Context: an optimization exercise on an open-source flow, tuned for small area. The choices shown serve that exercise and are no tape-out recipe. RTL that was checked went through simulation tests only; none was proved equivalent to the original. Some runs may be left out. An edit can pass the tests and still lose a function that they never use. The RTL of runs 2 and 3 was laid out without a check of its function.

==> flow/design.v, too long to show whole: its modules and the start of the top module <==
// module fft1_fa: 4 lines
// module fft_1: 3771 lines
module fft_1(reset, x_re0, x_re1, x_im0, x_im1, y_re0, y_re1, y_im0, y_im1, x_re2, x_re3, x_re4, x_re5, x_re6, x_re7, x_im2, x_im3, x_im4, x_im5, x_im6, x_im7, y_re2, y_re3, y_re4, y_re5, y_re6, y_re7,  y_im2, y_im3, y_im4, y_im5, y_im6, y_im7, clk);
  // ...
==> flow/flow/run.sh <==
#!/bin/bash
# Standard ORFS layout, with the port buffers made of the smallest buffer
# (buffer_ports otherwise picks clkdlybuf4s50_1, a delay cell).
set -euo pipefail
export BUFFER_PORTS_ARGS="-buffer_cell sky130_fd_sc_hd__buf_1"
bash standard.sh > standard.log 2>&1
==> flow/standard.sh <==
#!/bin/bash
# synth_recipe.tcl (not shown) runs the flow's synth.tcl, then flattens the netlist and writes it again
# the make line also repeats each setting of config.mk as NAME=value (left out here)
make -C /OpenROAD-flow-scripts/flow DESIGN_CONFIG=/design/flow/config.mk WORK_HOME=/design/flow/orfs CLKGATE_MAP_FILE= SYNTH_SCRIPT=/design/flow/synth_recipe.tcl "${@:-finish}"
==> flow/config.mk <==
export PLATFORM = sky130hd
export DESIGN_NAME = fft_1
export DESIGN_NICKNAME = fft_1
export VERILOG_FILES = /design/flow/design.v
export SDC_FILE = /design/flow/constraint.sdc
export NUM_CORES = 4
export LEC_CHECK = 0
export CAP_MARGIN = 20
export CORE_MARGIN = 2
export CORE_UTILIZATION = 60
export CTS_BUF_LIST = sky130_fd_sc_hd__clkbuf_4
export CTS_CLUSTER_DIAMETER = 50
export CTS_CLUSTER_SIZE = 10
export PLACE_DENSITY = 0.7
export SLEW_MARGIN = 20
export SYNTH_HIERARCHICAL = 1
==> flow/constraint.sdc <==
create_clock -name core_clock -period 25.0 [get_ports {clk}]
set_input_delay 5.0000 -clock core_clock [delete_from_list [all_inputs] [get_ports {clk}]]
set_output_delay 5.0000 -clock core_clock [all_outputs]
set_load 0.01 [all_outputs]
### CTS result over the die, run 1

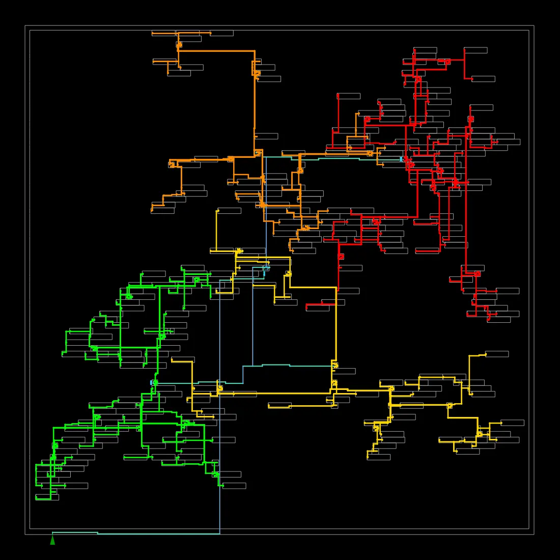
Root Driver: clkbuf_4
CTS Buf Count: 42
CTS H-tree lvls: 2
seq_cells: 252

### Cells coloured by class, run 1

Drawn at 1.5 px/um.
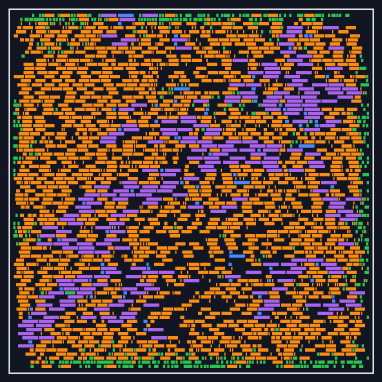
[other buffers and delay cells] green | cells: 521 | share of their area: 5.5%
[flops] purple | cells: 252 | share of their area: 21%
[clock drivers and dummy loads] blue | cells: 70 | share of their area: 1.7%
[combinational and other logic] orange | cells: 1876 | share of their area: 72%

### Signal wires on met3, run 1

Drawn at 3 px/um.
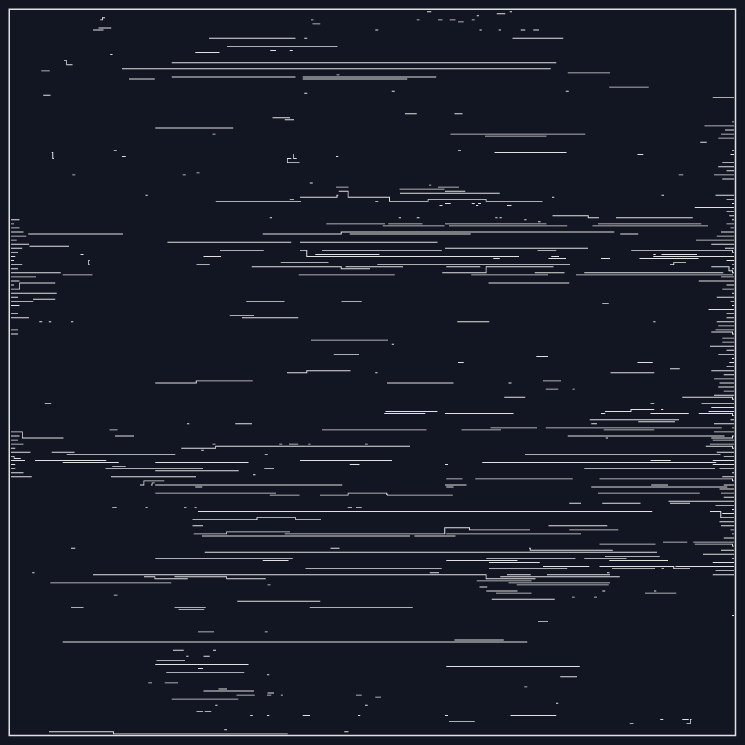
main direction: horizontal
nets with wire on the layer: 369
longest straight run: 155 um
share of all routed wire: 6.8%

==> metrics.md, run 1 <==
| Metric | Value |
|---|---|
| WL met2 | 48400 um |
| GRT Residual Overflow | 0 |
| CP Launch Type | input pin |
| Final HPWL DP | a little under 90000 um |
| Req. time, crit path | 25.51 ns |
| WS Path Type | input pin to flop |
| Worst Hold Class | input pin to flop |
| Minimum clock period | between 15 and 20 ns |
| NonClk Buf Share | between 5 and 6% |
| Clock buf count | 44 |
| Total GRT Usage | between 30% and 40% |
| Row cnt | a little under 90 |
| Met2 Usage GRT | 57.33% |
| Critical path's largest stage delay | roughly 0.8 ns |
| Count of cell types in the netlist | 22 |
| Area occupied by multi-input gates | around 24000 um^2 |
| Post-Syn Nets | around 3500 |
| Post-synth EDFFs | 252 |
| Ys async rst share | 0% |
| Chip height | ~240 um |
| Portion of netlist area occupied by mux cells | 0% |
| # IOs | slightly above 500 |
| CP max stage cell | xnor2_1 |
| Sequential-to-total area share from yosys stat | between 20% and 30% |
| RSZ-0062 raised after global routing | no |
| DRC viols | 0 |
| Synth Instances | around 2100 |
| Outcome | no timing/DRC/antenna violations |
| Area Growth Syn to Fin | 10.70% |
| Hold Vio Cnt, Final | 0 |
| Non-Filler Instances | around 3500 |
| Placeable Area | 56060 um^2 |
| Top delay family on crit path | adder cells |
| Met3 Usage GRT | between 5 and 6% |
| Area leader, netlist | fa_1 |
| Placed Cells | 3405 |
| Via count | 18860 |
| DR pass1 iterations | 5 |
| Commonest cells in the netlist | 1096 x fa_1, 527 x inv_1, 252 x edfxtp_1, 97 x xnor2_1, 60 x ha_1 |
| Worst hold path depth | 1 |
| Compound-cell area share of the yosys netlist | 0.2696% |
| Met1 WL | about 34000 um |
| Fillers | between 4000 and 5000 |
| Starting density of the core | 60.43% |
| Fin nets | 4107 |
| Number of signal-net inverters in the final layout | 528 |
| GR peak layer | met2 |
| Post-layout util | between 60% and 70% |
--- run 2: outline of the changes from run 1 ---
flow/design.v: 3775 -> 4025 lines; modules unchanged: 1
  fft1_x2: new, 3 lines
  fft1_xn2: new, 3 lines
  fft1_an2: new, 3 lines
  fft1_nd2: new, 3 lines
  fft1_or2: new, 3 lines
  fft1_nr2: new, 3 lines
  fft1_or4: new, 3 lines
  fft1_or3: new, 3 lines
  fft1_nd4: new, 3 lines
  fft1_nd3: new, 3 lines
  fft1_nd2b: new, 3 lines
  fft1_mj: new, 3 lines
  fft_1: edited, 3771 -> 3985 lines
==> module fft1_mj as of run 2 <==
module fft1_mj (input a, input b, input c, output y);
  assign y = (a & b) | (a & c) | (b & c);
endmodule
==> module fft1_xn2 as of run 2 <==
module fft1_xn2 (input a, input b, output y);
  assign y = ~(a ^ b);
endmodule
==> module fft1_an2 as of run 2 <==
module fft1_an2 (input a, input b, output y);
  assign y = a & b;
endmodule
==> module fft1_nd2b as of run 2 <==
module fft1_nd2b (input a, input b, output y);
  assign y = a | ~b;
endmodule
==> module fft1_or2 as of run 2 <==
module fft1_or2 (input a, input b, output y);
  assign y = a | b;
endmodule
==> module fft1_x2 as of run 2 <==
module fft1_x2 (input a, input b, output y);
  assign y = a ^ b;
endmodule
==> module fft1_nd4 as of run 2 <==
module fft1_nd4 (input a, input b, input c, input d, output y);
  assign y = ~(a & b & c & d);
endmodule
==> module fft1_or4 as of run 2 <==
module fft1_or4 (input a, input b, input c, input d, output y);
  assign y = a | b | c | d;
endmodule
==> module fft1_nd2 as of run 2 <==
module fft1_nd2 (input a, input b, output y);
  assign y = ~(a & b);
endmodule
==> module fft1_or3 as of run 2 <==
module fft1_or3 (input a, input b, input c, output y);
  assign y = a | b | c;
endmodule
==> module fft1_nd3 as of run 2 <==
module fft1_nd3 (input a, input b, input c, output y);
  assign y = ~(a & b & c);
endmodule
==> module fft1_nr2 as of run 2 <==
module fft1_nr2 (input a, input b, output y);
  assign y = ~(a | b);
endmodule
### Cells coloured by class, run 2

Drawn at 1.5 px/um.
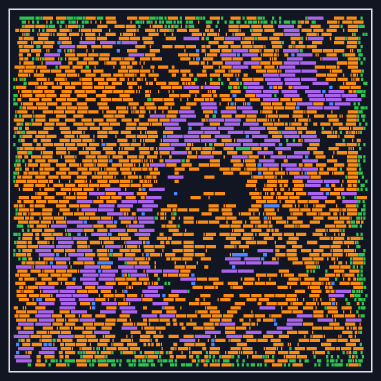
[combinational and other logic] orange | cells: 1876 | share of their area: 72%
[other buffers and delay cells] green | cells: 529 | share of their area: 5.7%
[clock drivers and dummy loads] blue | cells: 71 | share of their area: 1.6%
[flops] purple | cells: 252 | share of their area: 21%

### Logic cells by family, run 2

Drawn at 1.5 px/um.
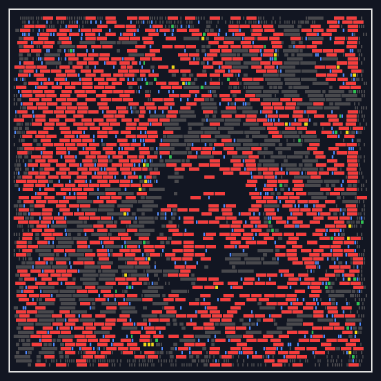
[NAND gates] green | cells: 36 | where: spread over the die
[AND and OR gates] yellow | cells: 24
[inverters] blue | cells: 465 | where: spread over the die
[adder and majority cells] red | cells: 1103 | where: spread over the die

==> run 2 against run 1 <==
  * Routed wire length rose by 0.81%
  * Synthesized cell count unchanged
  * Non-clock buffer count rose by 8
  * Hold slack got worse by 0.036 ns
  * Global-route usage up 0.71 points
  * Design area fell by 0.64%
  * Via count down 0.38%
  * Area after synthesis down 0.78%
  * Worst setup slack better by 0.26 ns
  * Critical endpoint is now stage2[205]
==> metrics.md, run 2 <==
| Metric | Value |
|---|---|
| Outcome | no timing/DRC/antenna violations |
| CP max stage cell | fa_1 |
| Via count | between 15000 and 20000 |
| Fillers | 4120 |
| Area Growth Syn to Fin | 10.85% |
| DRC viols | 0 |
| # IOs | ~500 |
| Non-Filler Instances | ~3500 |
| Clock buf count | 47 |
| Sequential-to-total area share from yosys stat | a little under a quarter |
| Worst Hold Class | input pin to flop |
| Hold Vio Cnt, Final | 0 |
| Row cnt | between 80 and 90 |
| Met2 Usage GRT | between 50% and 60% |
| Count of cell types in the netlist | 14 |
| Chip height | ~240 um |
| Starting density of the core | about three fifths |
| Minimum clock period | 18.16 ns |
| GRT Residual Overflow | 0 |
| Portion of netlist area occupied by mux cells | 0% |
| Final HPWL DP | 87990 um |
| Seq_cells | about 250 |
| Compound-cell area share of the yosys netlist | 0% |
| Critical path's largest stage delay | roughly 0.61 ns |
| Met3 Usage GRT | 6.336% |
| Area occupied by multi-input gates | between 20000 and 25000 um^2 |
| GR peak layer | met2 |
| Synth Instances | 2128 |
| CTS H-tree lvls | 2 |
| Root Driver | clkbuf_4 |
| Req. time, crit path | around 26 ns |
| Placeable Area | ~55000 um^2 |
| Area leader, netlist | fa_1 |
| CP Launch Type | input pin |
| Met1 WL | about 35000 um |
| CTS Buf Count | 42 |
| WL met2 | 48770 um |
### Signal wires on met3, run 2

Drawn at 3 px/um.
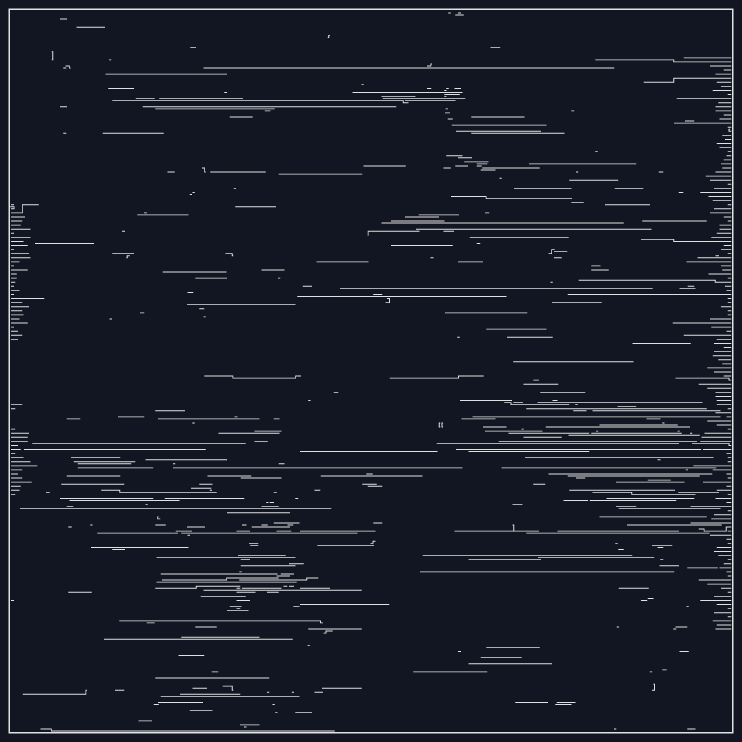
nets with wire on the layer: 443
longest straight run: 137 um

### CTS result over the die, run 2

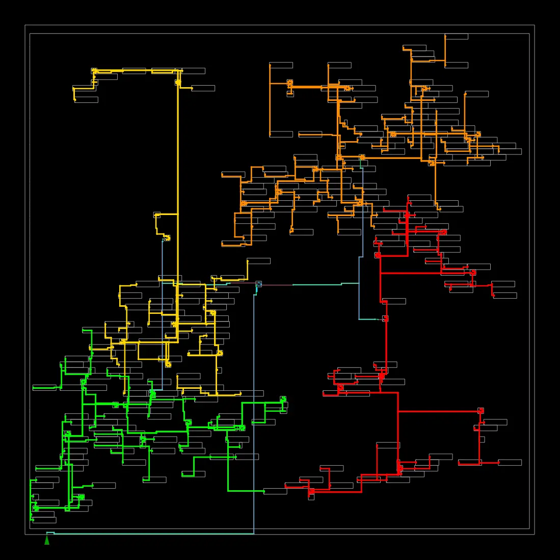
Clock Sinks: 252

## Run 3: what changed since run 2
--- a/flow/config.mk
+++ b/flow/config.mk
@@ -6,5 +6,5 @@
 export NUM_CORES = 4
 export LEC_CHECK = 0
-export CAP_MARGIN = 20
+export CAP_MARGIN = 0
 export CORE_MARGIN = 2
 export CORE_UTILIZATION = 60
@@ -13,4 +13,4 @@
 export CTS_CLUSTER_SIZE = 10
 export PLACE_DENSITY = 0.7
-export SLEW_MARGIN = 20
+export SLEW_MARGIN = 0
 export SYNTH_HIERARCHICAL = 1
### Layout detail, run 3

Window x 100 to 140, y 100 to 140 um. Cells in grey, sequential cells in the stronger grey; small squares are vias.
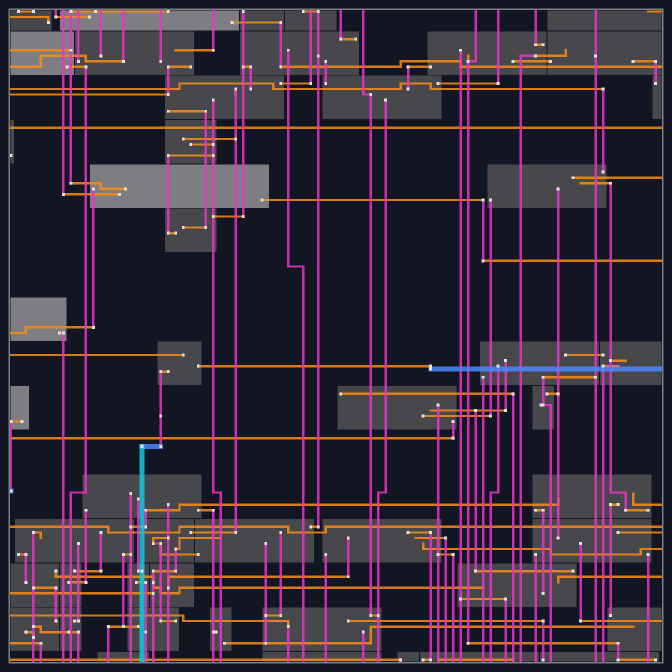
[metal 2] magenta
[metal 4] cyan
[metal 1] orange
[metal 3] blue
sequential cells in the window: 1
most frequent: fa_1 (18), inv_1 (5)
cells with their middle in the window: 32

### CTS result over the die, run 3

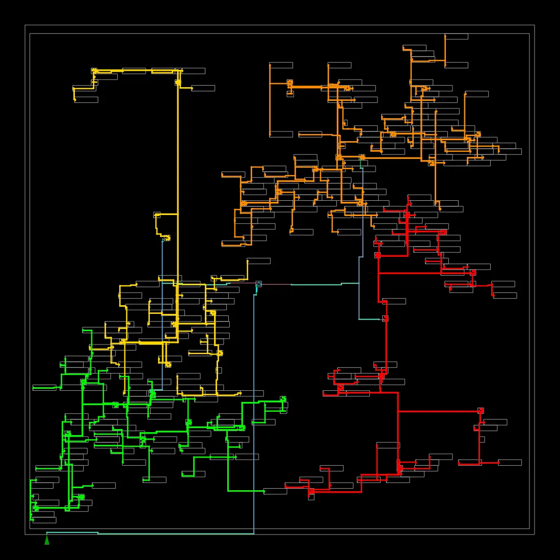

==> run 3 against run 2 <==
  * Design area shrank 0.17%
  * Core utilization shrank 0.11 points
  * Critical path type unchanged
  * Non-clock buffer count shrank 1
  * Highest routed layer unchanged
  * Still clean
  * Area after synthesis is the same
==> metrics.md, run 3 <==
| Metric | Value |
|---|---|
| Clock buf count | 47 |
| Top delay family on crit path | adder cells |
| CP Launch Type | input pin |
| Ys async rst share | 0% |
| GR peak layer | met2 |
| Placeable Area | around 55000 um^2 |
| Post-synth EDFFs | approximately 250 |
| Post-Syn Nets | between 3000 and 4000 |
| Postcts setup bufs | 0 |
| Fillers | just over 4000 |
| Outcome | no timing/DRC/antenna violations |
| Total GRT Usage | 34.72% |
| Met2 Usage GRT | 58.69% |
| Largest family of logic cells by synthesized area | adder cells |
| Post-layout util | about two thirds |
| Count of cell types in the netlist | 14 |
| Starting density of the core | 60.89% |
| RSZ-0062 raised after global routing | no |
| DRT antenna net count | 0 |
| Area leader, netlist | fa_1 |
| # IOs | 514 |
| DRC viols | 0 |
| Area occupied by multi-input gates | approximately 24000 um^2 |
| Worst Hold Class | input pin to flop |
| Hold Vio Cnt, Final | 0 |
| Fin nets | 4048 |
| GRT Residual Overflow | 0 |
| Root Driver | clkbuf_4 |
| Least-Margin Pin Slew | roughly 1.1 ns |
| Drt total wl | 93890 um |
| Final HPWL DP | ~88000 um |
| Clock Sinks | ~250 |
| Non-Filler Instances | roughly 3500 |
| Chip height | 240.7 um |
| WL met2 | 48710 um |
| Portion of netlist area occupied by mux cells | 0% |
| Minimum clock period | between 15 and 20 ns |
| WS Path Type | input pin to flop |
| Area Growth Syn to Fin | 10.66% |
| Final clock-cell share | under 10% |
| Via count | ~19000 |
| DR pass1 iterations | 5 |
| Placed Cells | 3404 |
| Slew Viols, Final | 0 |
| Row cnt | 86 |
| Commonest cells in the netlist | 1090 x fa_1, 465 x inv_1, 252 x edfxtp_1, 127 x xor2_1, 81 x xnor2_1 |
| Seq_cells | between 200 and 300 |
| Met3 Usage GRT | under 10% |
| CTS Buf Count | 42 |
| Req. time, crit path | 25.52 ns |
| NonClk Buf Share | 5.490% |
| CP max stage cell | fa_1 |
### Cells coloured by class, run 3

Drawn at 1.5 px/um.
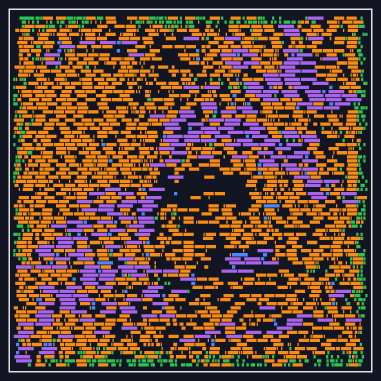
[clock drivers and dummy loads] blue | cells: 71 | share of their area: 1.6%
[combinational and other logic] orange | cells: 1876 | share of their area: 72%
[other buffers and delay cells] green | cells: 528 | share of their area: 5.6%
[flops] purple | cells: 252 | share of their area: 21%

### Signal wires on met3, run 3

Drawn at 3 px/um.
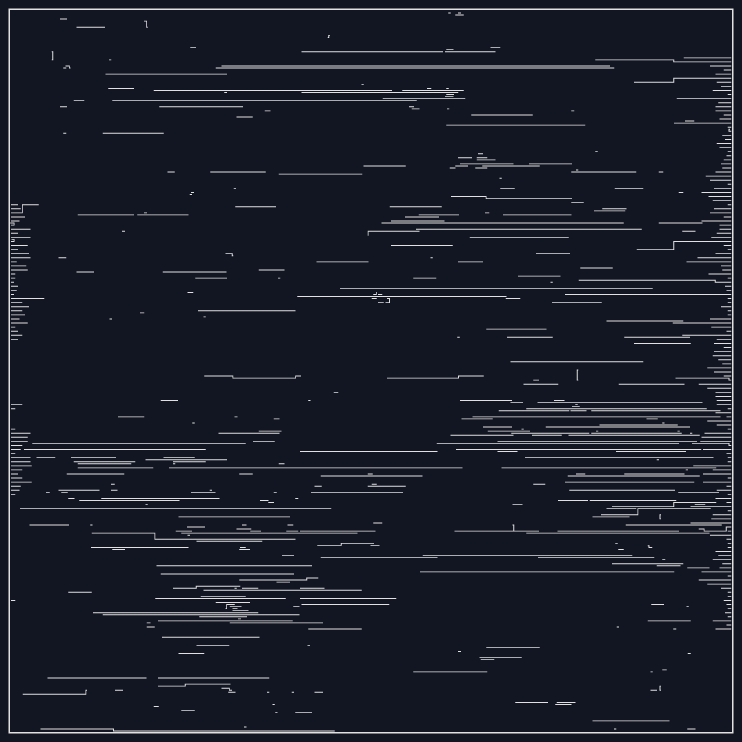
share of all routed wire: 7.4%
nets with wire on the layer: 428
main direction: horizontal
wire length on this layer: 6940 um

## Run 4: large edit since run 3, in outline
flow/design.v: 4025 -> 4003 lines; modules unchanged: 13
  fft_1: edited, 3985 -> 3963 lines
### The routed nets, run 4

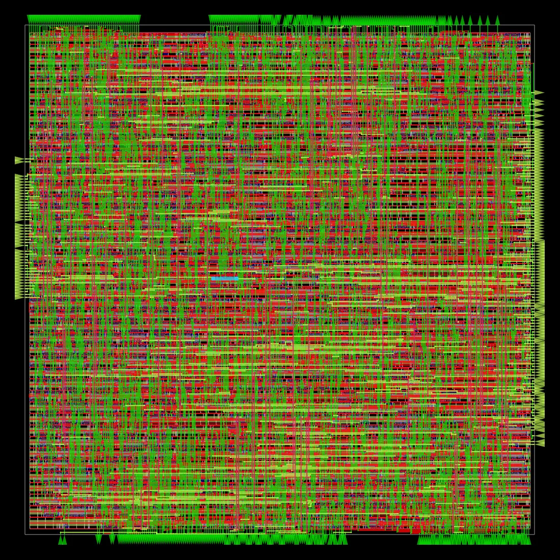
via count: 18730
WL met2: 48300 um
top sig layer: met5

### CTS result over the die, run 4

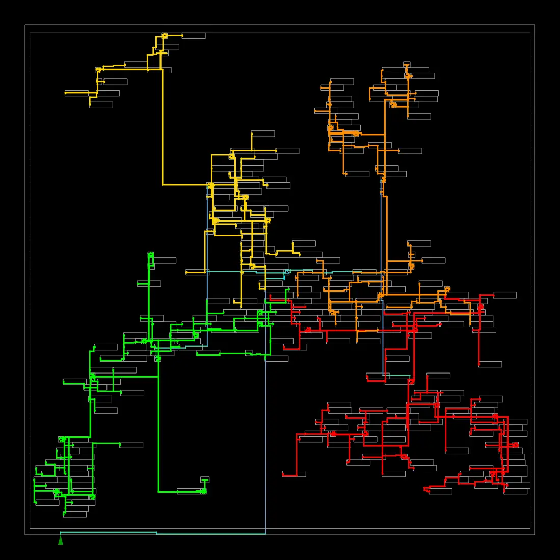
Clock Sinks: 250
seq_cells: 250
CTS Buf Count: 40

==> run 4 against run 3 <==
  * Core utilization shrank 0.38 points
  * Die area shrank 0.31%
  * Sequential cell count shrank 2
  * Area after synthesis shrank 0.31%
  * Non-clock buffer count shrank 7
  * Hold slack lost 0.15 ns
  * Still clean on timing, DRC and antenna
  * Synthesized cell count shrank 0.56%
  * Design area shrank 0.57%
==> metrics.md, run 4 <==
| Metric | Value |
|---|---|
| Minimum clock period | approximately 20 ns |
| Req. time, crit path | around 20 ns |
| Post-Syn Nets | 3464 |
| Area occupied by multi-input gates | approximately 24000 um^2 |
| Least-Margin Pin Slew | between 1 and 1.5 ns |
| Non-Filler Instances | between 3000 and 4000 |
| Fillers | about 4000 |
| Largest family of logic cells by synthesized area | adder cells |
| Post-synth EDFFs | 250 |
| Portion of netlist area occupied by mux cells | 0% |
| Hold Vio Cnt, Final | 0 |
| Slew Viols, Final | 0 |
| Sequential-to-total area share from yosys stat | 22.40% |
| Synth Instances | around 2100 |
| # IOs | just over 500 |
| Chip height | 240.3 um |
| Met3 Usage GRT | 10.83% |
| Row cnt | 86 |
| Final clock-cell share | 1.468% |
| DR pass1 iterations | 7 |
| Outcome | no timing/DRC/antenna violations |
| Met1 WL | roughly 34000 um |
| Placeable Area | 55200 um^2 |
| Compound-cell area share of the yosys netlist | 0% |
| GRT Residual Overflow | 0 |
| Final HPWL DP | around 90000 um |
| Worst hold path depth | 2 |
| NonClk Buf Share | 5.379% |
| CTS H-tree lvls | 2 |
| CP Launch Type | flop |
| DRT antenna net count | 0 |
| Starting density of the core | 60.70% |
| Fin nets | a little over 4000 |
| Count of cell types in the netlist | 14 |
| WS Path Type | flop to primary output |
| Critical path's largest stage delay | around 0.57 ns |
| Postcts setup bufs | 0 |
| Ys async rst share | 0% |
| Worst Hold Class | input pin to flop |
| Post-layout util | between 60% and 70% |
| Met2 Usage GRT | 57.66% |
### Signal wires on met3, run 4

Drawn at 3 px/um.
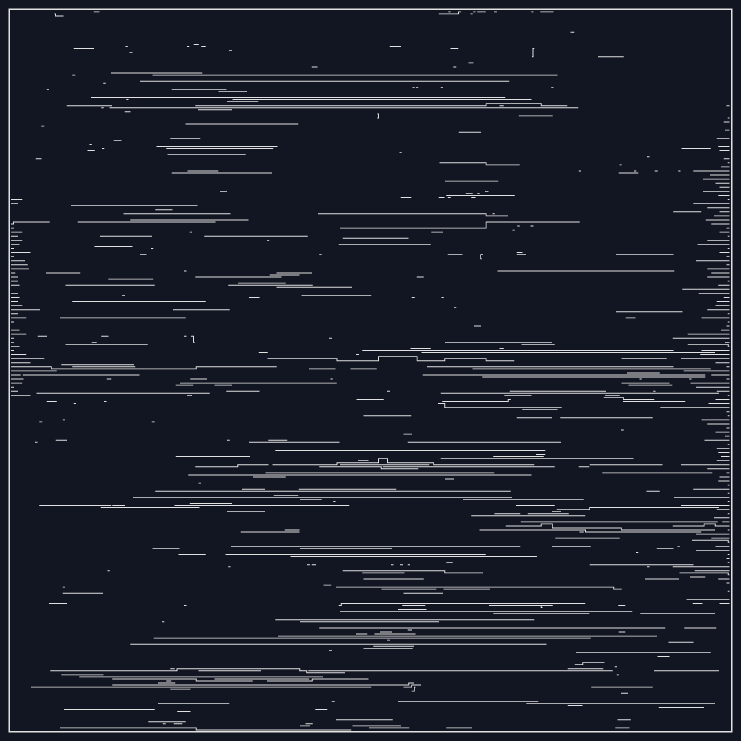
longest straight run: 156 um
wire length on this layer: 8810 um
main direction: horizontal

### Cells coloured by class, run 4

Drawn at 1.5 px/um.
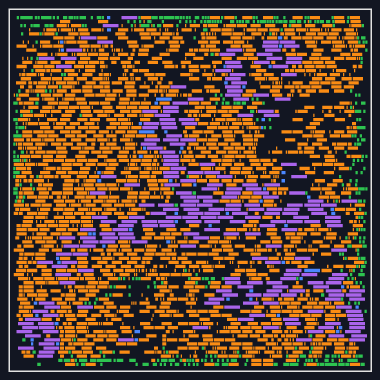
[clock drivers and dummy loads] blue | cells: 63 | share of their area: 1.5%
[other buffers and delay cells] green | cells: 521 | share of their area: 5.5%
[flops] purple | cells: 250 | share of their area: 21%
[combinational and other logic] orange | cells: 1866 | share of their area: 72%

## Run 5: what changed since run 4
==> flow/flow/run.sh (replaced) <==
#!/bin/bash
# Standard ORFS layout with two changes:
#  - the port buffers are the smallest buffer (buffer_ports otherwise picks
#    clkdlybuf4s50_1, a delay cell);
#  - clock tree synthesis adds no dummy loads at the clock tree leaves.
set -euo pipefail
export BUFFER_PORTS_ARGS="-buffer_cell sky130_fd_sc_hd__buf_1"
export CTS_ARGS="-sink_clustering_enable -repair_clock_nets -sink_clustering_size 10 -sink_clustering_max_diameter 50 -buf_list sky130_fd_sc_hd__clkbuf_4 -dont_use_dummy_load"
bash standard.sh > standard.log 2>&1
### Cells coloured by class, run 5

Drawn at 1.5 px/um.
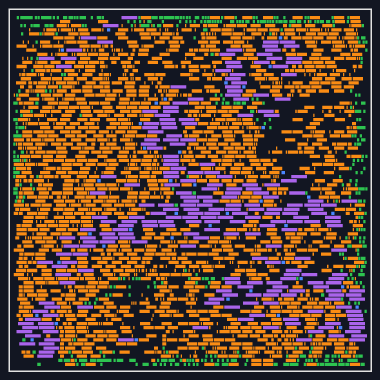
[combinational and other logic] orange | cells: 1866 | share of their area: 73%
[other buffers and delay cells] green | cells: 521 | share of their area: 5.6%
[clock drivers] blue | cells: 40 | share of their area: 0.84%
[flops] purple | cells: 250 | share of their area: 21%

### Signal wires on met3, run 5

Drawn at 3 px/um.
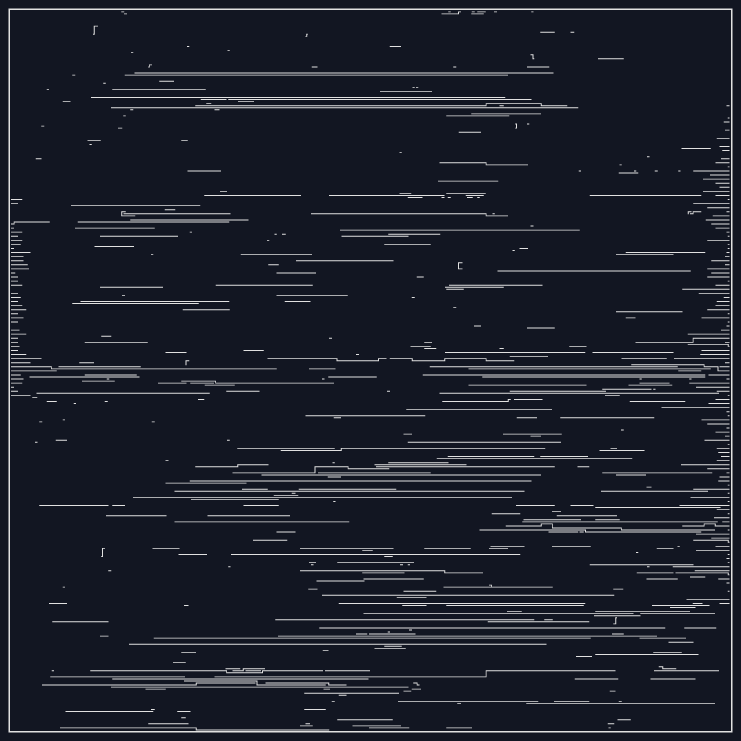
longest straight run: 156 um
nets with wire on the layer: 416

==> run 5 against run 4 <==
  * Count of clock-buffer cells in the layout fell by 4
  * Non-clock buffer count stayed put
  * Routed wire length decreased by 0.21%
  * Critical path depth did not move
  * Final cell count shrank 0.67%
  * Still clean
  * Via count fell by 0.42%
  * Sequential cell count did not move
  * Highest routed layer unchanged
  * Synthesized cell count unchanged
  * Critical endpoint unchanged
  * Fmax increased by 0.30%
==> metrics.md, run 5 <==
| Metric | Value |
|---|---|
| Area occupied by multi-input gates | approximately 24000 um^2 |
| Mean Syn Cell Area | between 15 and 20 um^2 |
| RSZ-0062 raised after global routing | no |
| Starting density of the core | between 60% and 70% |
| WL met2 | ~48000 um |
| Least-Margin Pin Slew | between 1 and 1.5 ns |
| Clock Sinks | 250 |
| Critical path buffers and inverters | 2 |
| Met2 Usage GRT | between 50% and 60% |
| Hold Vio Cnt, Final | 0 |
| Outcome | no timing/DRC/antenna violations |
| CTS H-tree lvls | 2 |
| Post-synth EDFFs | 250 |
| Met3 Usage GRT | a little over a tenth |
| Largest family of logic cells by synthesized area | adder cells |
| CP max stage cell | fa_1 |
| Worst Hold Class | input pin to flop |
| GRT Residual Overflow | 0 |
| Non-Filler Instances | approximately 3400 |
| Compound-cell area share of the yosys netlist | 0% |
| Row cnt | 86 |
| Count of cell types in the netlist | 14 |
| Final HPWL DP | 90420 um |
| Fin nets | a little over 4000 |
| CTS Buf Count | 40 |
| Critical path's largest stage delay | between 0.5 and 0.6 ns |
| Area leader, netlist | fa_1 |
| Post-Syn Nets | roughly 3500 |
| Clock buf count | 40 |
| Commonest cells in the netlist | 1090 x fa_1, 456 x inv_1, 250 x edfxtp_1, 137 x xor2_1, 71 x xnor2_1 |
| Number of signal-net inverters in the final layout | between 400 and 500 |
| Placeable Area | about 55000 um^2 |
| Slew Viols, Final | 0 |
| Synth Instances | approximately 2100 |
| NonClk Buf Share | approximately 5.4% |
| Ys async rst share | 0% |
| Top delay family on crit path | adder cells |
| DRT antenna net count | 0 |
| Post-layout util | about 67% |
| Postcts setup bufs | 0 |
| Worst hold path depth | 2 |
| DRC viols | 0 |
| Minimum clock period | between 15 and 20 ns |
| Chip height | approximately 240 um |
| Final clock-cell share | less than 1% |
| WS Path Type | flop to primary output |
| Area Growth Syn to Fin | 9.656% |
| DR pass1 iterations | 5 |
| Req. time, crit path | about 20 ns |
| Root Driver | clkbuf_4 |
| Portion of netlist area occupied by mux cells | 0% |
| Placed Cells | 3385 |
| Fillers | 4077 |
### CTS result over the die, run 5

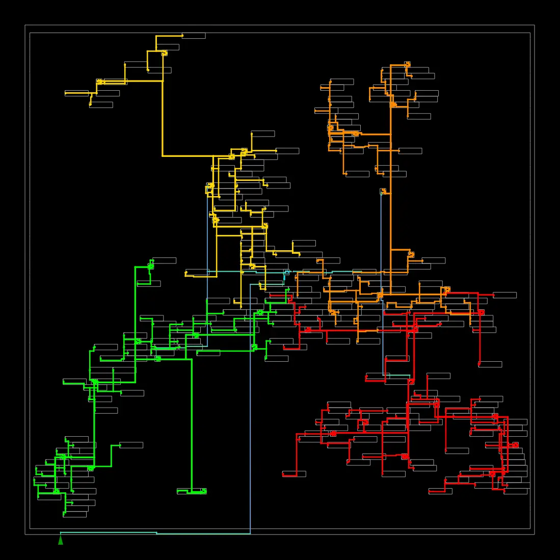

### The routed nets, run 5

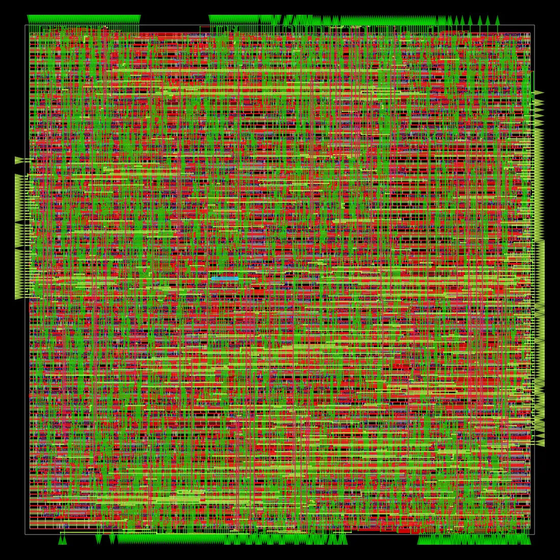
metal3 WL: 8760 um
per-cell routed wire length: 28.00 um
Total GRT Usage: 35.55%
via count: 18650

--- run 6: outline of the changes from run 5 ---
flow/design.v: 4003 -> 3999 lines; modules unchanged: 13
  fft_1: edited, 3963 -> 3959 lines
### Cells coloured by class, run 6

Drawn at 1.5 px/um.
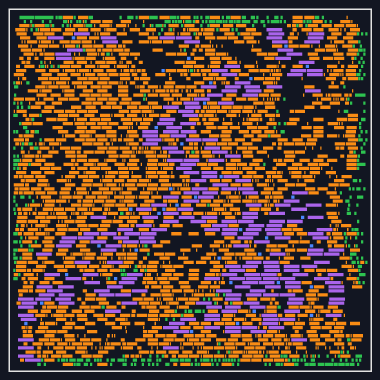
[combinational and other logic] orange | cells: 1864 | share of their area: 73%
[clock drivers] blue | cells: 37 | share of their area: 0.78%
[flops] purple | cells: 250 | share of their area: 21%
[other buffers and delay cells] green | cells: 524 | share of their area: 5.6%

### Signal wires on met3, run 6

Drawn at 3 px/um.
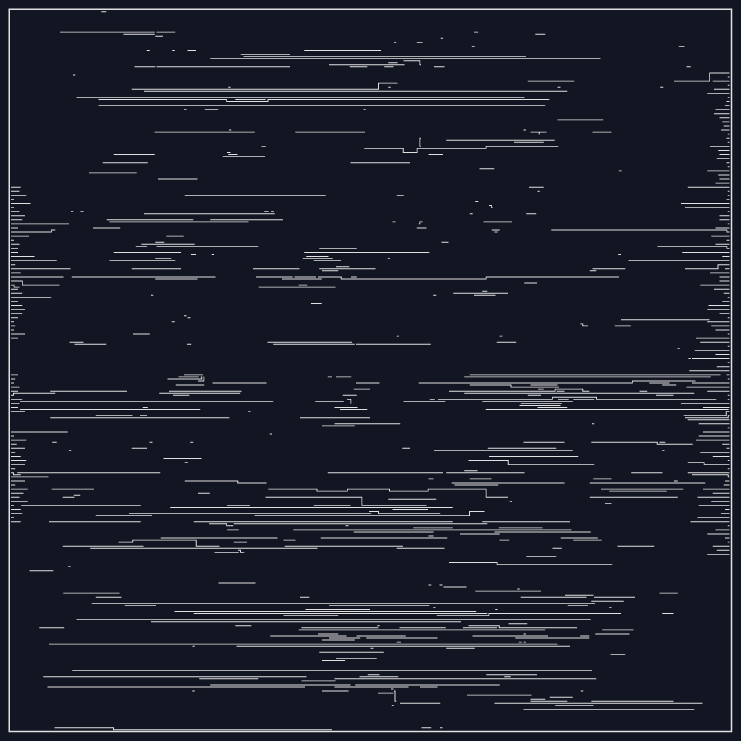
wire length on this layer: 9110 um
nets with wire on the layer: 466
share of all routed wire: 9.8%
main direction: horizontal

==> run 6 against run 5 <==
  * Still clean on timing, DRC and antenna
  * Die area about the same
  * Non-clock buffer count is 3 higher
  * Worst setup slack improved by 0.099 ns
  * Core utilization about the same
  * Sequential share of layout area is essentially flat
  * Design area about the same
  * Global-route usage shrank 0.94 points
  * Critical endpoint is now y_im7[15]
==> metrics.md, run 6 <==
| Metric | Value |
|---|---|
| Outcome | no timing/DRC/antenna violations |
| WS Path Type | flop to primary output |
| Fin nets | a little over 4000 |
| Placed Cells | around 3400 |
| WL met2 | 47100 um |
| Slew Viols, Final | 0 |
| Mean Syn Cell Area | between 15 and 20 um^2 |
| Met1 WL | around 33000 um |
| Commonest cells in the netlist | 1090 x fa_1, 454 x inv_1, 250 x edfxtp_1, 140 x xor2_1, 68 x xnor2_1 |
| RSZ-0062 raised after global routing | no |
| Via count | approximately 19000 |
| Count of cell types in the netlist | 14 |
| Req. time, crit path | about 20 ns |
| Chip height | approximately 240 um |
| Critical path buffers and inverters | 1 |
| CP max stage cell | xor2_1 |
| Top sig layer | met5 |
| Minimum clock period | roughly 20 ns |
| Critical path's largest stage delay | about 0.76 ns |
| Root Driver | clkbuf_4 |
| # IOs | slightly above 500 |
| Hold Vio Cnt, Final | 0 |
| Worst Hold Class | input pin to flop |
| Largest family of logic cells by synthesized area | adder cells |
| Drt total wl | 92790 um |
| GR peak layer | met2 |
| Compound-cell area share of the yosys netlist | 0% |
| Ys async rst share | 0% |
| Row cnt | 86 |
| Met3 Usage GRT | 10.24% |
| Number of signal-net inverters in the final layout | between 400 and 500 |
| Area Growth Syn to Fin | 9.637% |
| Sequential-to-total area share from yosys stat | 22.41% |
| Final clock-cell share | 0.7563% |
| Starting density of the core | between 60% and 70% |
| CP Launch Type | flop |
| CTS Buf Count | 37 |
| Met2 Usage GRT | 56.72% |
| Worst hold path depth | 2 |
| Post-Syn Nets | 3462 |
| Non-Filler Instances | 3424 |
| DRC viols | 0 |
| Clock Sinks | 250 |
| Clock buf count | 37 |
| Post-layout util | about two thirds |
| CTS H-tree lvls | 2 |
| DRT antenna net count | 0 |
| Postcts setup bufs | 0 |
| GRT Residual Overflow | 0 |
| Fillers | 4076 |
| Area occupied by multi-input gates | approximately 24000 um^2 |
| Seq_cells | between 200 and 300 |
### Logic cells by family, run 6

Drawn at 1.5 px/um.
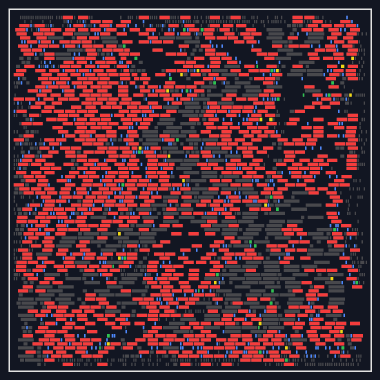
[NAND gates] green | cells: 34
[adder and majority cells] red | cells: 1103 | where: spread over the die
[inverters] blue | cells: 454 | where: spread over the die
[AND and OR gates] yellow | cells: 21 | where: spread over the die

### The routed nets, run 6

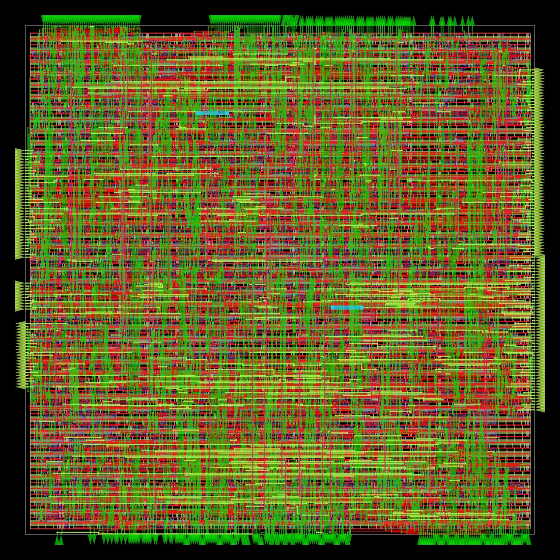
metal3 WL: 9107 um
per-cell routed wire length: 27.10 um
Total GRT Usage: 34.60%

## Run 7: what changed since run 6
--- a/flow/config.mk
+++ b/flow/config.mk
@@ -12,5 +12,5 @@
 export CTS_CLUSTER_DIAMETER = 50
 export CTS_CLUSTER_SIZE = 10
-export PLACE_DENSITY = 0.7
+export PLACE_DENSITY = 0.8
 export SLEW_MARGIN = 0
 export SYNTH_HIERARCHICAL = 1
### Signal wires on met3, run 7

Drawn at 3 px/um.
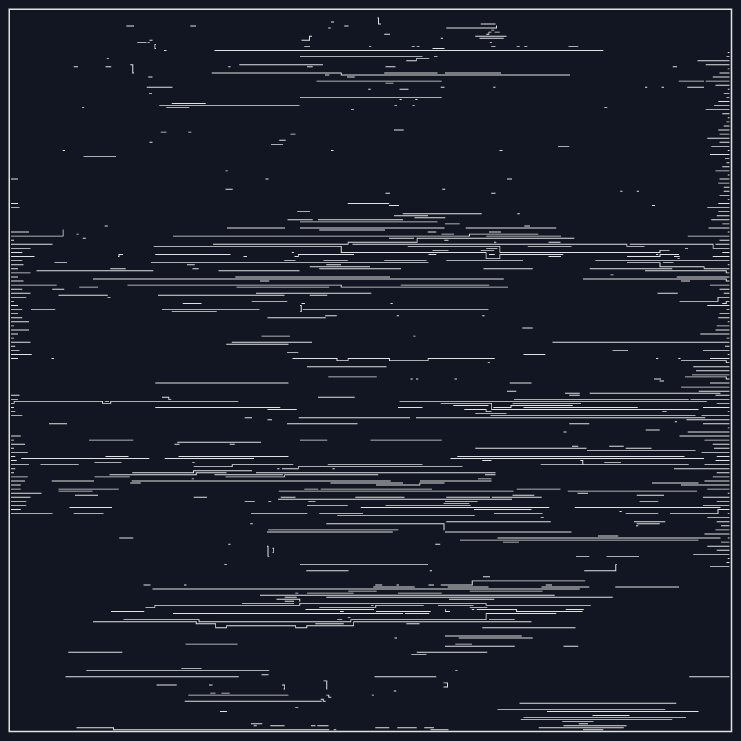
longest straight run: 142 um
wire length on this layer: 9320 um
main direction: horizontal
nets with wire on the layer: 489

### CTS result over the die, run 7

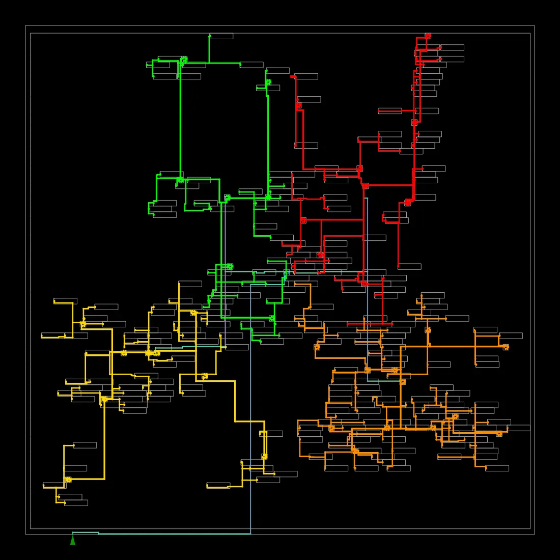
CTS Buf Count: 38

==> run 7 against run 6 <==
  * Via count is 0.19% lower
  * Largest cell class unchanged
  * Worst setup slack worse by 0.10 ns
  * Die area stayed put
  * Critical endpoint is now y_re6[15]
  * Synthesized cell count stayed put
  * Non-clock buffer count is 4 lower
  * Fmax is 0.51% lower
  * Hold slack worse by 0.068 ns
  * Sequential share of layout area hardly changed
  * Area after synthesis stayed put
  * Design area hardly changed
  * Routed wire length is 0.48% lower
==> metrics.md, run 7 <==
| Metric | Value |
|---|---|
| Final clock-cell share | less than 1% |
| Req. time, crit path | around 20 ns |
| GRT Residual Overflow | 0 |
| Placeable Area | 55200 um^2 |
| DRC viols | 0 |
| Placed Cells | roughly 3400 |
| Area occupied by multi-input gates | 24290 um^2 |
| Met2 Usage GRT | 56.24% |
| Mean Syn Cell Area | between 15 and 20 um^2 |
| Least-Margin Pin Slew | 1.130 ns |
| Slew Viols, Final | 0 |
| # IOs | 514 |
| Compound-cell area share of the yosys netlist | 0% |
| CTS H-tree lvls | 2 |
| Area leader, netlist | fa_1 |
| Worst Hold Class | input pin to flop |
| Starting density of the core | slightly above 60% |
| Final HPWL DP | 86380 um |
| Sequential-to-total area share from yosys stat | between 20% and 30% |
| Hold Vio Cnt, Final | 0 |
| Critical path buffers and inverters | 1 |
| Per-cell routed wire length | roughly 27 um |
| Root Driver | clkbuf_4 |
| Minimum clock period | 19.86 ns |
| Met1 WL | between 30000 and 40000 um |
| Post-Syn Nets | roughly 3500 |
| Critical path's largest stage delay | about 0.81 ns |
| Synth Instances | 2114 |
| Outcome | no timing/DRC/antenna violations |
| Ys async rst share | 0% |
| Seq_cells | 250 |
| Non-Filler Instances | 3423 |
### The routed nets, run 7

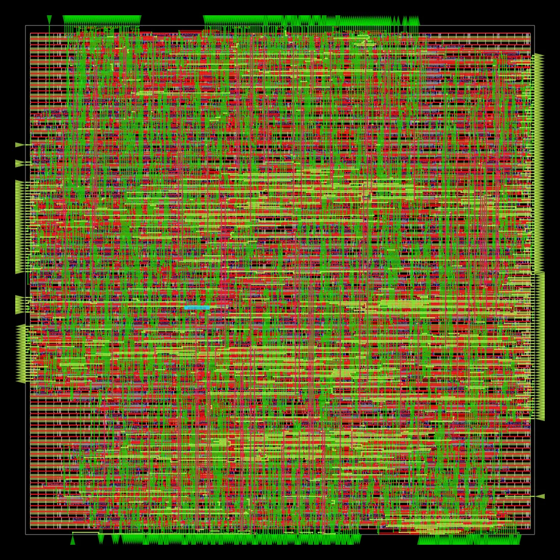
metal3 WL: 9324 um
WL met2: 46620 um
drt total wl: 92340 um
Total GRT Usage: 34.33%
via count: 18620

### Layout detail, run 7

Window x 100 to 140, y 100 to 140 um. Cells in grey, sequential cells in the stronger grey; small squares are vias.
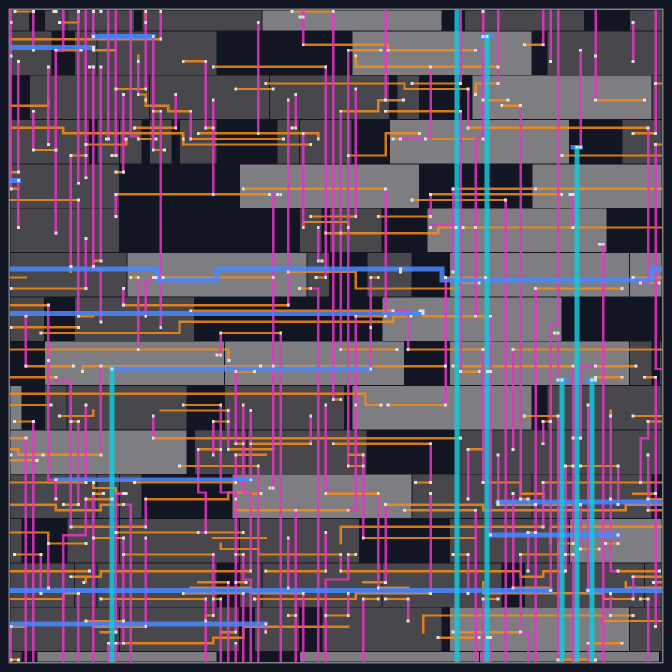
[metal 1] orange
[metal 2] magenta
[metal 4] cyan
[metal 3] blue
most frequent: fa_1 (30), edfxtp_1 (17), inv_1 (15)
cells with their middle in the window: 71
sequential cells in the window: 17


==> gallery <==
Layout detail.
panel A
Window x 100 to 140, y 100 to 140 um. Cells in grey, sequential cells in the stronger grey; small squares are vias.
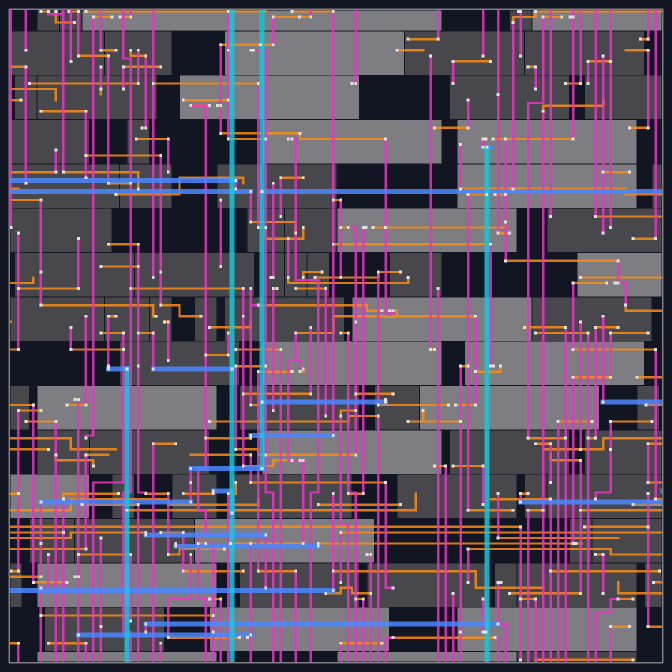
panel B
Window x 100 to 140, y 100 to 140 um. Cells in grey, sequential cells in the stronger grey; small squares are vias.
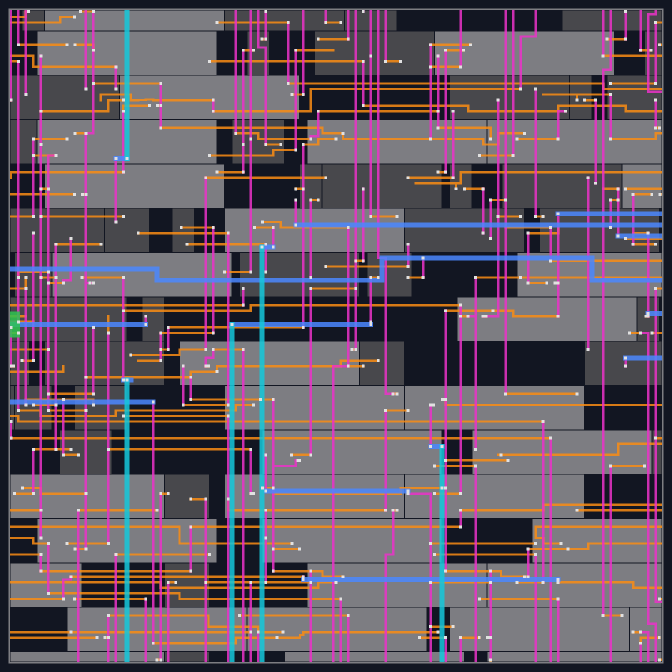
panel C
Window x 101 to 141, y 101 to 141 um. Cells in grey, sequential cells in the stronger grey; small squares are vias.
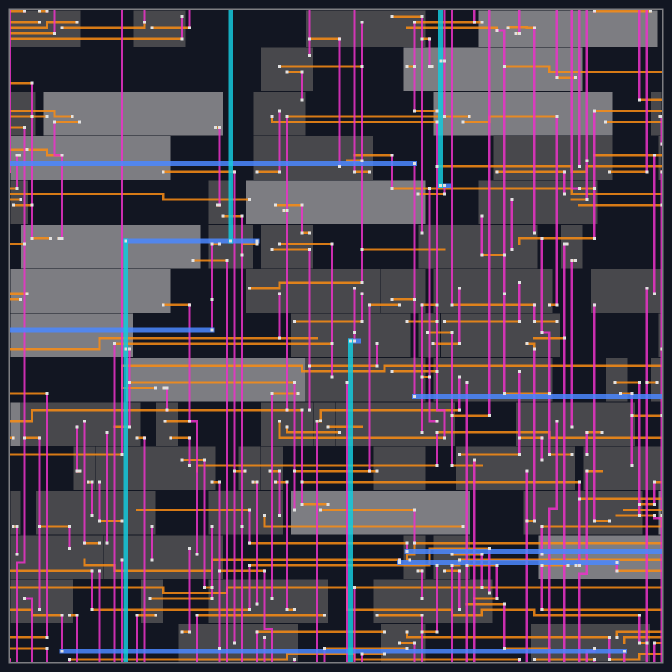
panel D
Window x 100 to 140, y 100 to 140 um. Cells in grey, sequential cells in the stronger grey; small squares are vias.
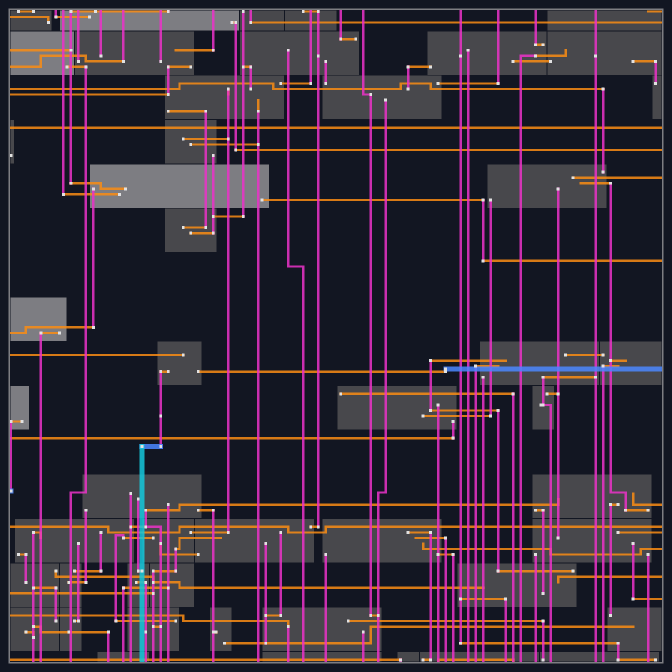
- panel D = run 2
- panel C = run 1
- panel A = run 6
- panel B = run 4

Key to panel C:
[metal 3] blue
[metal 2] magenta
[metal 1] orange
[metal 4] cyan
sequential cells in the window: 12
most frequent: fa_1 (26), inv_1 (14), edfxtp_1 (12)
cells with their middle in the window: 66

## re-timing with driven ports
The flow's constraints put no driver on any port. The routed layouts listed below were extracted and timed again, unchanged, in two steps. Step 1 (the two cells are an assumption about what drives the block):
set clk [get_ports {clk}]
set_driving_cell -lib_cell sky130_fd_sc_hd__clkbuf_16 $clk
set_driving_cell -lib_cell sky130_fd_sc_hd__buf_2 [delete_from_list [all_inputs] $clk]
Step 2 moves the port delays by t, midway between the first and last clock arrival at a register: inputs arrive t later, outputs are due t later. That takes back most of the time a late clock gives input paths. Slacks: ideal ports / drivers / drivers and shift; pairs: ideal ports / drivers.
run	shift t [ns]	setup slack, ns	hold WS [ns]
run 1	0.817	6.579 / 6.603 / 5.786	4.812 / 4.779 / 5.596
run 2	0.794	6.843 / 6.869 / 6.075	4.776 / 4.743 / 5.537
run 3	0.791	6.854 / 6.883 / 6.092	4.771 / 4.738 / 5.529
run 4	0.809	5.085 / 5.031 / 5.840	4.622 / 4.596 / 5.406
run 5	0.773	5.145 / 5.091 / 5.864	4.625 / 4.600 / 5.373
run 6	0.696	5.244 / 5.192 / 5.887	4.713 / 4.690 / 5.385
run 7	0.756	5.143 / 5.089 / 5.845	4.646 / 4.617 / 5.373
After both steps setup and hold are still met in every run listed. For run 1, which loses most, drivers alone change the setup slack by +0.024 ns; drivers and shift together by -0.793 ns.
